Context: an optimization exercise on an open-source flow, tuned for small area. The choices shown serve that exercise and are no tape-out recipe. At most, simulation tests tie the RTL to the original design; equivalence was not proved. Some runs may be left out. An edit can pass the tests and still lose a function that they never use. No functional check of the RTL was part of run 2. Power figures rest on the tool's default switching activity, not on a simulated workload.

`flow/run.sh`:
```
#!/bin/bash
# synth_recipe.tcl (not shown) runs the flow's synth.tcl, then flattens the netlist and writes it again
# the make line also repeats each setting of config.mk as NAME=value (left out here)
make -C /OpenROAD-flow-scripts/flow DESIGN_CONFIG=/design/flow/config.mk WORK_HOME=/design/flow/orfs CLKGATE_MAP_FILE= SYNTH_SCRIPT=/design/flow/synth_recipe.tcl finish
```
`flow/config.mk`:
```
export PLATFORM = sky130hd
export DESIGN_NAME = Cinema
export DESIGN_NICKNAME = Cinema
export VERILOG_FILES = /design/flow/design.v
export SDC_FILE = /design/flow/constraint.sdc
export NUM_CORES = 4
export LEC_CHECK = 0
export CAP_MARGIN = 20
export CORE_MARGIN = 2
export CORE_UTILIZATION = 40
export SLEW_MARGIN = 20
```
`flow/constraint.sdc`:
```
create_clock -name core_clock -period 20.0 [get_ports {clk}]
set_input_delay 4.0000 -clock core_clock [delete_from_list [all_inputs] [get_ports {clk}]]
set_output_delay 4.0000 -clock core_clock [all_outputs]
set_load 0.01 [all_outputs]
```
`flow/design.v`:
```
module Cinema(input [17:0]SW, input clk, input rst, output [17:0]LEDR , input [3:0]KEY, output [7:0]HEX0,
			  output [7:0]HEX4, output [7:0]HEX5, output [7:0]HEX6, output [7:0]HEX7, output [7:0]HEX1, output [7:0]HEX2, output [7:0]HEX3);
function [7:0] seg;
  input [3:0] d;
  reg [7:0] s;
  integer k;
  begin
    case (d)
      4'h0: s = 8'b11111100;
      4'h1: s = 8'b01100000;
      4'h2: s = 8'b11011010;
      4'h4: s = 8'b01100110;
      4'h6: s = 8'b10111110;
      4'hC: s = 8'b01101110;
      4'hF: s = 8'b10001110;
      default: s = 8'b00000000;
    endcase
    for (k = 0; k < 8; k = k + 1) seg[k] = ~s[7-k];
  end
endfunction
reg fE;           
reg hE;           
reg aE;           
reg wp;           
reg [1:0] fd;     
reg [1:0] dH;     
reg lf;           
reg [6:0] r;      
reg [17:0] pend;  
reg [17:0] m0, m1, m2, m3;  
wire k1110 = KEY == 4'b1110;
wire k1101 = KEY == 4'b1101;
wire k1011 = KEY == 4'b1011;
wire k0111 = KEY == 4'b0111;
wire k0011 = KEY == 4'b0011;
wire pickF = !fE & (k1110 | k1101);
wire pickH = fE & !hE & (k1011 | k0111);
wire conf  = hE & !aE & k0011;
wire paying = aE & !r[6];
reg [4:0] q;
integer i;
always @(*) begin
  q = 5'd0;
  for (i = 0; i < 18; i = i + 1) q = q + SW[i];
end
wire [6:0] price = {2'b00, q} + {1'b0, q, 1'b0};
wire [6:0] add = k1110 ? 7'd1 : k1101 ? 7'd2 : k1011 ? 7'd4 : k0111 ? 7'd10 : 7'd0;
wire [6:0] rn = r - add;
wire done = aE & (r[6] | rn == 7'd0);
wire [1:0] sel = {lf, dH[1]};
reg [17:0] msel;
always @(*)
  case (sel)
    2'd0: msel = m0;
    2'd1: msel = m1;
    2'd2: msel = m2;
    default: msel = m3;
  endcase
wire [17:0] sum = msel + pend;
always @(posedge clk) begin
  pend <= SW;
  if (conf) r <= price;
  else if (paying) r <= rn;
  if (pickH) lf <= fd[1];
  if (rst) begin
    fE <= 1'b0; hE <= 1'b0; aE <= 1'b0; wp <= 1'b0; fd <= 2'd0; dH <= 2'd0;
    m0 <= 18'd0; m1 <= 18'd0; m2 <= 18'd0; m3 <= 18'd0;
  end else begin
    wp <= conf;
    if (pickF) begin fE <= 1'b1; fd <= k1110 ? 2'd1 : 2'd2; end
    if (pickH) begin hE <= 1'b1; dH <= k1011 ? 2'd1 : 2'd2; end
    if (conf) aE <= 1'b1;
    if (done) begin fE <= 1'b0; hE <= 1'b0; aE <= 1'b0; end
    if (wp && sel == 2'd0) m0 <= sum;
    if (wp && sel == 2'd1) m1 <= sum;
    if (wp && sel == 2'd2) m2 <= sum;
    if (wp && sel == 2'd3) m3 <= sum;
  end
end
wire tv = dH[0] | dH[1];
assign LEDR = tv ? ~msel : 18'd0;
assign HEX7 = seg(4'hF);
assign HEX5 = seg(4'hC);
assign HEX6 = seg({2'b00, fd});
assign HEX4 = seg({2'b00, dH});
assign HEX3 = seg({3'b000, tv});
assign HEX2 = seg(dH[1] ? 4'h6 : dH[0] ? 4'h4 : 4'h0);
assign HEX1 = seg(4'h0);
assign HEX0 = seg(4'h0);
endmodule
```
Fig. 1: run 1, metal 1
Drawn at 4 px/µm. Supply wires on this layer in grey.
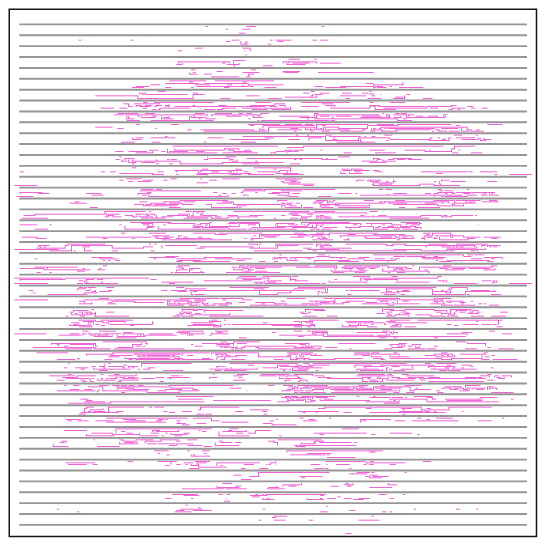
The longest straight run is 35.4 µm. The layer carries 7210 µm of wire.

Fig. 2: run 1, signal wires on met2
Drawn at 4 px/µm.
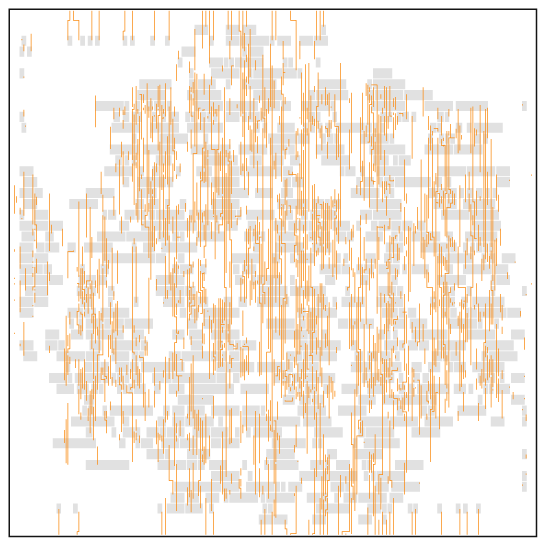
The layer holds 48% of the routed length. The layer carries 7810 µm of wire. 714 nets have wire on it. The longest straight run is 91.5 µm.

Fig. 3: run 1, met3 routing
Drawn at 4 px/µm.
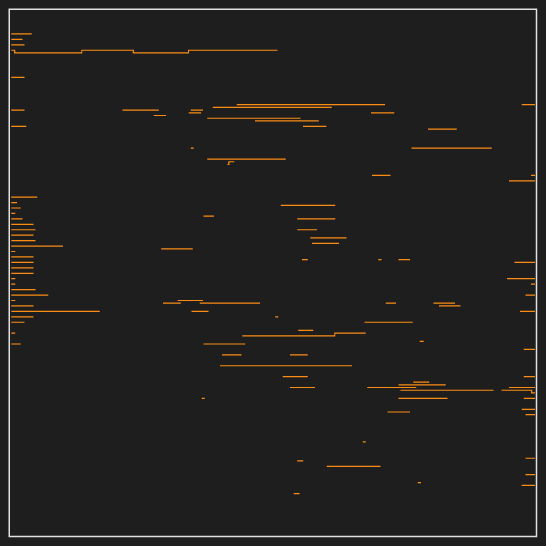
83 nets have wire on it. The wires run mostly horizontal. The layer holds 4.7% of the routed length.

==> impl_metrics.json, run 1 <==
{
  "path_cells": "clkdlybuf4s50_1 -> inv_1 -> fa_1 -> fa_1 -> fa_1 -> fa_1 -> fa_1 -> inv_1 -> ha_1 -> fa_1 -> ha_1 -> fa_1 -> a21o_1 -> a21oi_1 -> xnor2_1 -> nor2_1 -> a21oi_1",
  "clock-sinks": 106,
  "dieArea_um2": 17300,
  "grt_pass1_vias": 5155,
  "synth_most_common_cell": "nand2_1",
  "switching_share": 0.331,
  "crit_family": "adder cells",
  "p_switching_mw": 0.202,
  "comb_power_mw": 0.221,
  "rsz0062_at_grt": "false",
  "die-width_um": 131,
  "hold_start": "m3[8]$_SDFFE_PP0P_",
  "hpwl_um": 11300,
  "status": "complete, no violations",
  "numPortBuffers": 64,
  "dominant_cells": "multi-input gates",
  "grtUsageMet2": 0.321,
  "final-hold-violation-count": 0,
  "cp.depth": 17,
  "syn_avg_cell_area_um2": 8.63,
  "ys_async_sr_fraction": 0,
  "holdPathStages": 2,
  "fin_total_pwr_mw": 0.610,
  "met1_usage": 0.243,
  "place_area_um2": 7030,
  "cts_tree": "yes",
  "synth_xor_area_frac": 0.0243,
  "post-cts-setup-buffer-count": 0,
  "buffer_area_frac": 0.0942,
  "cp_max_fo": 3,
  "fp.dieH_um": 131,
  "power.group.top": "combinational cells",
  "wl_met2_um": 7810,
  "slew_viol_final": 0,
  "nFlopsAndLatches": 106,
  "tightest_slew_ps": 893,
  "grt_pass1_wl_um": 26100,
  "dp_slack_ps": 10570,
  "antenna_found_initial": 0,
  "max-slew-margin-rel": 0.405,
  "grt-ovfl-total": 0,
  "ir_drop_v": 0.0000844,
  "p_seq_mw": 0.218,
  "seq_area_um2": 2200,
  "p_comb_frac": 0.362
}
Fig. 4: run 1, metal 4
Drawn at 3 px/µm. Supply wires on this layer in grey.
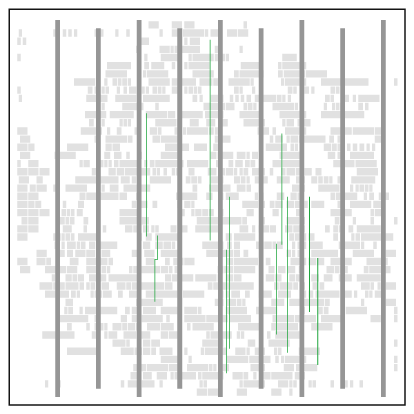

--- run 2 (changed files replaced; the others as in run 1) ---
==> flow/design.v <==
module Cinema(input [17:0]SW, input clk, input rst, output reg [17:0]LEDR , input [3:0]KEY, output [7:0]HEX0,
			  output [7:0]HEX4, output [7:0]HEX5, output [7:0]HEX6, output [7:0]HEX7, output [7:0]HEX1, output [7:0]HEX2, output [7:0]HEX3);
integer filmeEscolhido;  
integer filme;  
integer horarioEscolhido;  
integer horario;  
integer assentoEscolhido;  
reg [17:0] assento11;  
reg [17:0] assento12;  
reg [17:0] assento21;  
reg [17:0] assento22;  
integer valorInserido;  
integer valor;  
integer pago;  
integer quantidadeDeIngresso;  
integer trocoFeito;  
integer troco;  
wire [7:0]F = 4'hF;  
wire [7:0]H = 4'hC;  
reg [7:0]dFilme;  
reg [7:0]dHorario;  
reg [7:0]display1;  
reg [7:0]display2;  
reg [7:0]display3;  
reg [7:0]display4;  
integer bouncing;  
integer bouncing2;  
integer i;  
integer pagoAgora;  
always@(posedge clk) begin
  if (rst) begin  
    filmeEscolhido <= 0; filme <= 0; horarioEscolhido <= 0; horario <= 0; assentoEscolhido <= 0;
    assento11 <= 0; assento12 <= 0; assento21 <= 0; assento22 <= 0;
    valorInserido <= 0; valor <= 0; pago <= 0; quantidadeDeIngresso <= 0; trocoFeito <= 0; troco <= 0;
    dFilme <= 0; dHorario <= 0; display1 <= 0; display2 <= 0; display3 <= 0; display4 <= 0;
    bouncing <= 0; LEDR <= 0;
  end else begin
    if(!filmeEscolhido && bouncing == 0) begin  
		troco = 0;
        if(KEY == 4'b1110) begin  
            filme = 1;  
            filmeEscolhido = 1;  
            dFilme = 4'h1;  
            bouncing = 1;  
        end
        if(KEY == 4'b1101) begin  
            filme = 2;  
            filmeEscolhido = 1;  
            dFilme = 4'h2;  
        end
    end
    if(!horarioEscolhido && filmeEscolhido == 1) begin  
        if(KEY == 4'b1011) begin  
            horario = 1;  
            horarioEscolhido = 1;  
            dHorario = 4'h1;  
            display1 = 4'h1;  
            display2 = 4'h4;  
            display3 = 4'h0;  
            display4 = 4'h0;  
        end
        if(KEY == 4'b0111) begin  
            horario = 2;  
            horarioEscolhido = 1;  
            dHorario = 4'h2;  
            display1 = 4'h1;  
            display2 = 4'h6;  
            display3 = 4'h0;  
            display4 = 4'h0;  
        end
    end
    quantidadeDeIngresso=0;  
    if(!assentoEscolhido && horarioEscolhido == 1) begin  
        LEDR = 18'b111111111111111111;  
        for (i = 0; i<18; i = i + 1) begin
            if(SW[i] == 1) quantidadeDeIngresso = quantidadeDeIngresso + 1;  
        end
        valor = quantidadeDeIngresso * 15;  
        if(KEY == 4'b0011) begin  
            assentoEscolhido <= 1;  
            if(filme == 1 && horario == 1) assento11 <= assento11 + SW;  
            if(filme == 1 && horario == 2) assento12 <= assento12 + SW;  
            if(filme == 2 && horario == 1) assento21 <= assento21 + SW;  
            if(filme == 2 && horario == 2) assento22 <= assento22 + SW;  
        end
    end
    if(filme == 1 && horario == 1)begin  
		LEDR = ~assento11;
		bouncing = 0;
	end
    if(filme == 1 && horario == 2)begin  
		LEDR = ~assento12;
		bouncing = 0;
    end
    if(filme == 2 && horario == 1)begin  
		LEDR = ~assento21;
	end
    if(filme == 2 && horario == 2)begin  
		LEDR = ~assento22;
	end
    pagoAgora = pago;
    if (!pago && assentoEscolhido == 1) begin  
        if(KEY == 4'b1110) begin  
            valorInserido = valorInserido + 5;
        end
        if(KEY == 4'b1101) begin  
            valorInserido = valorInserido + 10;
        end
        if(KEY == 4'b1011) begin  
            valorInserido = valorInserido + 20;
        end
        if(KEY == 4'b0111) begin  
            valorInserido = valorInserido + 50;
        end
        if(valor == valorInserido) begin  
			pagoAgora = 1;  
		end
		if (valor < valorInserido && !trocoFeito) begin  
			troco <= valorInserido - valor;  
			pago <= 1;  
			trocoFeito <= 1;  
		end
    end
    if(pagoAgora == 1) begin  
		filmeEscolhido <= 0;
		horarioEscolhido <= 0;
		horario <= 0;
		assentoEscolhido <= 0;
		valorInserido <= 0;
		valor <= 0;
		pago <= 0;
		quantidadeDeIngresso <= 0;
		trocoFeito <= 0;
		pago <= 0;
	end
end
end
reg [7:0] SevenSeg;  
	always @(*)  
	case(F)  
		4'h0: SevenSeg = 8'b11111100;
		4'h1: SevenSeg = 8'b01100000;
		4'h2: SevenSeg = 8'b11011010;
		4'h3: SevenSeg = 8'b11110010;
		4'h4: SevenSeg = 8'b01100110;
		4'h5: SevenSeg = 8'b10110110;
		4'h6: SevenSeg = 8'b10111110;
		4'h7: SevenSeg = 8'b11100000;
		4'h8: SevenSeg = 8'b11111110;
		4'h9: SevenSeg = 8'b11110110;
		4'hF: SevenSeg = 8'b10001110;
		default: SevenSeg = 8'b00000000;
	endcase
	assign {HEX7[0], HEX7[1], HEX7[2], HEX7[3], HEX7[4], HEX7[5], HEX7[6], HEX7[7]} = ~SevenSeg;
	reg [7:0] SevenSeg1;
	always @(*)  
	case(H)
		4'h0: SevenSeg1 = 8'b11111100;
		4'h1: SevenSeg1 = 8'b01100000;
		4'h2: SevenSeg1 = 8'b11011010;
		4'h3: SevenSeg1 = 8'b11110010;
		4'h4: SevenSeg1 = 8'b01100110;
		4'h5: SevenSeg1 = 8'b10110110;
		4'h6: SevenSeg1 = 8'b10111110;
		4'h7: SevenSeg1 = 8'b11100000;
		4'h8: SevenSeg1 = 8'b11111110;
		4'h9: SevenSeg1 = 8'b11110110;
		4'hC: SevenSeg1 = 8'b01101110;
		default: SevenSeg1 = 8'b00000000;
	endcase
	assign {HEX5[0], HEX5[1], HEX5[2], HEX5[3], HEX5[4], HEX5[5], HEX5[6], HEX5[7]} = ~SevenSeg1;
	reg [7:0] SevenSeg2;
	always @(*)  
	case(dFilme)
		4'h0: SevenSeg2 = 8'b11111100;
		4'h1: SevenSeg2 = 8'b01100000;
		4'h2: SevenSeg2 = 8'b11011010;
		4'h3: SevenSeg2 = 8'b11110010;
		4'h4: SevenSeg2 = 8'b01100110;
		4'h5: SevenSeg2 = 8'b10110110;
		4'h6: SevenSeg2 = 8'b10111110;
		4'h7: SevenSeg2 = 8'b11100000;
		4'h8: SevenSeg2 = 8'b11111110;
		4'h9: SevenSeg2 = 8'b11110110;
		4'hC: SevenSeg2 = 8'b01101110;
		default: SevenSeg2 = 8'b00000000;
	endcase
	assign {HEX6[0], HEX6[1], HEX6[2], HEX6[3], HEX6[4], HEX6[5], HEX6[6], HEX6[7]} = ~SevenSeg2;
	reg [7:0] SevenSeg3;
	always @(*)  
	case(dHorario)
		4'h0: SevenSeg3 = 8'b11111100;
		4'h1: SevenSeg3 = 8'b01100000;
		4'h2: SevenSeg3 = 8'b11011010;
		4'h3: SevenSeg3 = 8'b11110010;
		4'h4: SevenSeg3 = 8'b01100110;
		4'h5: SevenSeg3 = 8'b10110110;
		4'h6: SevenSeg3 = 8'b10111110;
		4'h7: SevenSeg3 = 8'b11100000;
		4'h8: SevenSeg3 = 8'b11111110;
		4'h9: SevenSeg3 = 8'b11110110;
		4'hC: SevenSeg3 = 8'b01101110;
		default: SevenSeg3 = 8'b00000000;
	endcase
	assign {HEX4[0], HEX4[1], HEX4[2], HEX4[3], HEX4[4], HEX4[5], HEX4[6], HEX4[7]} = ~SevenSeg3;
	reg [7:0] SevenSeg4;
	always @(*)  
	case(display1)
		4'h0: SevenSeg4 = 8'b11111100;
		4'h1: SevenSeg4 = 8'b01100000;
		4'h2: SevenSeg4 = 8'b11011010;
		4'h3: SevenSeg4 = 8'b11110010;
		4'h4: SevenSeg4 = 8'b01100110;
		4'h5: SevenSeg4 = 8'b10110110;
		4'h6: SevenSeg4 = 8'b10111110;
		4'h7: SevenSeg4 = 8'b11100000;
		4'h8: SevenSeg4 = 8'b11111110;
		4'h9: SevenSeg4 = 8'b11110110;
		4'hC: SevenSeg4 = 8'b01101110;
		default: SevenSeg4 = 8'b00000000;
	endcase
	assign {HEX3[0], HEX3[1], HEX3[2], HEX3[3], HEX3[4], HEX3[5], HEX3[6], HEX3[7]} = ~SevenSeg4;
	reg [7:0] SevenSeg5;
	always @(*)  
	case(display2)
		4'h0: SevenSeg5 = 8'b11111100;
		4'h1: SevenSeg5 = 8'b01100000;
		4'h2: SevenSeg5 = 8'b11011010;
		4'h3: SevenSeg5 = 8'b11110010;
		4'h4: SevenSeg5 = 8'b01100110;
		4'h5: SevenSeg5 = 8'b10110110;
		4'h6: SevenSeg5 = 8'b10111110;
		4'h7: SevenSeg5 = 8'b11100000;
		4'h8: SevenSeg5 = 8'b11111110;
		4'h9: SevenSeg5 = 8'b11110110;
		4'hC: SevenSeg5 = 8'b01101110;
		default: SevenSeg5 = 8'b00000000;
	endcase
	assign {HEX2[0], HEX2[1], HEX2[2], HEX2[3], HEX2[4], HEX2[5], HEX2[6], HEX2[7]} = ~SevenSeg5;
	reg [7:0] SevenSeg6;
	always @(*)  
	case(display3)
		4'h0: SevenSeg6 = 8'b11111100;
		4'h1: SevenSeg6 = 8'b01100000;
		4'h2: SevenSeg6 = 8'b11011010;
		4'h3: SevenSeg6 = 8'b11110010;
		4'h4: SevenSeg6 = 8'b01100110;
		4'h5: SevenSeg6 = 8'b10110110;
		4'h6: SevenSeg6 = 8'b10111110;
		4'h7: SevenSeg6 = 8'b11100000;
		4'h8: SevenSeg6 = 8'b11111110;
		4'h9: SevenSeg6 = 8'b11110110;
		4'hC: SevenSeg6 = 8'b01101110;
		default: SevenSeg6 = 8'b00000000;
	endcase
	assign {HEX1[0], HEX1[1], HEX1[2], HEX1[3], HEX1[4], HEX1[5], HEX1[6], HEX1[7]} = ~SevenSeg6;
	reg [7:0] SevenSeg7;
	always @(*)  
	case(display4)
		4'h0: SevenSeg7 = 8'b11111100;
		4'h1: SevenSeg7 = 8'b01100000;
		4'h2: SevenSeg7 = 8'b11011010;
		4'h3: SevenSeg7 = 8'b11110010;
		4'h4: SevenSeg7 = 8'b01100110;
		4'h5: SevenSeg7 = 8'b10110110;
		4'h6: SevenSeg7 = 8'b10111110;
		4'h7: SevenSeg7 = 8'b11100000;
		4'h8: SevenSeg7 = 8'b11111110;
		4'h9: SevenSeg7 = 8'b11110110;
		4'hC: SevenSeg7 = 8'b01101110;
		default: SevenSeg7 = 8'b00000000;
	endcase
	assign {HEX0[0], HEX0[1], HEX0[2], HEX0[3], HEX0[4], HEX0[5], HEX0[6], HEX0[7]} = ~SevenSeg7;
endmodule
Fig. 5: run 2, metal 4
Drawn at 1.5 px/µm. Supply wires on this layer in grey.
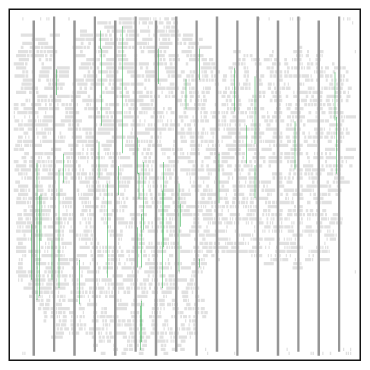
The longest straight run is 91.1 µm. The layer carries 1370 µm of wire. 28 nets have wire on it. The layer holds 2.7% of the routed length. The wires run mostly vertical.

Fig. 6: run 2, routing congestion map
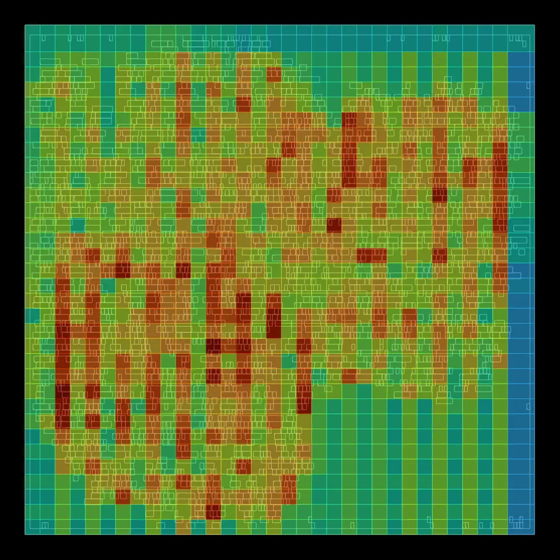
grt met2 use: 0.325
met1 usage: 0.232

Fig. 7: run 2, met3 routing
Drawn at 2 px/µm.
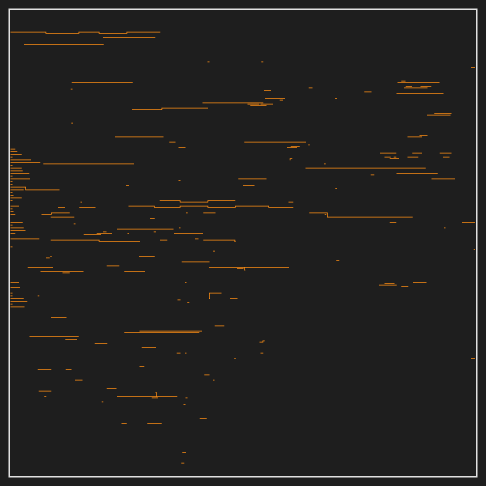
The layer holds 3.1% of the routed length. The longest straight run is 59.8 µm. The wires run mostly horizontal. The layer carries 1560 µm of wire.

Fig. 8: run 2, signal wires on met2
Drawn at 2 px/µm.
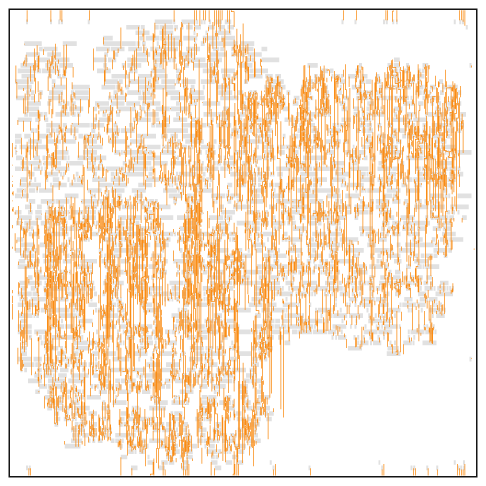
The wires run mostly vertical. 2419 nets have wire on it. The layer holds 48% of the routed length.

==> run 2 against run 1 <==
Effect of this change: still clean; combinational power rose to 9.0 times the previous value; sequential share of layout area down 4.1 points; cell area rose to 3.2 times the previous value; count of clock-buffer cells in the layout up 35; final cell count rose to 3.4 times the previous value; largest power group unchanged; highest routed layer unchanged.
==> impl_metrics.json, run 2 <==
{
  "status": "complete, no violations",
  "switching_share": 0.424,
  "first_iter_violations": 962,
  "holdPathStages": 2,
  "seq_area_um2": 6110,
  "wl_met2_um": 24400,
  "synth_xor_area_frac": 0.0956,
  "grt_pass1_vias": 17050,
  "p_seq_mw": 0.620,
  "dominant_cells": "multi-input gates",
  "max-slew-margin-rel": 0.305,
  "place_area_um2": 22200,
  "fp.dieH_um": 233,
  "final-hold-violation-count": 0,
  "place_congestion": 0.874,
  "p_leak_nw": 9.88,
  "clock-root-buffer": "clkbuf_16",
  "power.group.top": "combinational cells",
  "clock-sinks": 305,
  "ys_async_sr_fraction": 0,
  "numPortBuffers": 64,
  "hpwl_um": 37600,
  "ir_drop_v": 0.000309,
  "die-width_um": 233,
  "antenna_found_initial": 0,
  "dp_slack_ps": 316,
  "slew_viol_final": 0,
  "cp_max_fo": 6,
  "comb_power_mw": 1.99,
  "syn_avg_cell_area_um2": 8.09,
  "nFlopsAndLatches": 305,
  "dieArea_um2": 54300,
  "cts_tree": "yes",
  "grt-ovfl-total": 0,
  "crit_family": "adder cells",
  "fin_total_pwr_mw": 3.28,
  "grt_pass1_wl_um": 83200
}

[static timing again, ports no longer ideal]
No port has a modelled driver above. Below, the same layouts with a new extraction and two added sets of constraints. Step 1 sets driving cells, clkbuf_16 on the clock port and buf_2 on the other inputs (assumed; they add their load-dependent delay and slew). Step 2 adds t to the input delays and takes it off the output delays; t is the mean of the earliest and latest rising clock arrival at the registers after step 1. Input paths then give back, and output paths get back, about the clock's delay inside the block. Three values: no drivers, after step 1, after step 2; two values: the first two.
run	shift t [ns]	setup slack, ns	worst setup path at the end	slew at the worst register clock pin (ns)	cell pins on the clock port's net
run 1	0.396	10.958 / 10.976 / 10.580	input to register	0.07 / 0.07	1
run 2	0.573	1.319 / 1.350 / 0.777	input to register	0.07 / 0.07	1
After both steps every run listed still meets setup and hold. For run 2, which loses most, drivers alone change the setup slack by +0.031 ns; drivers and shift together by -0.542 ns.
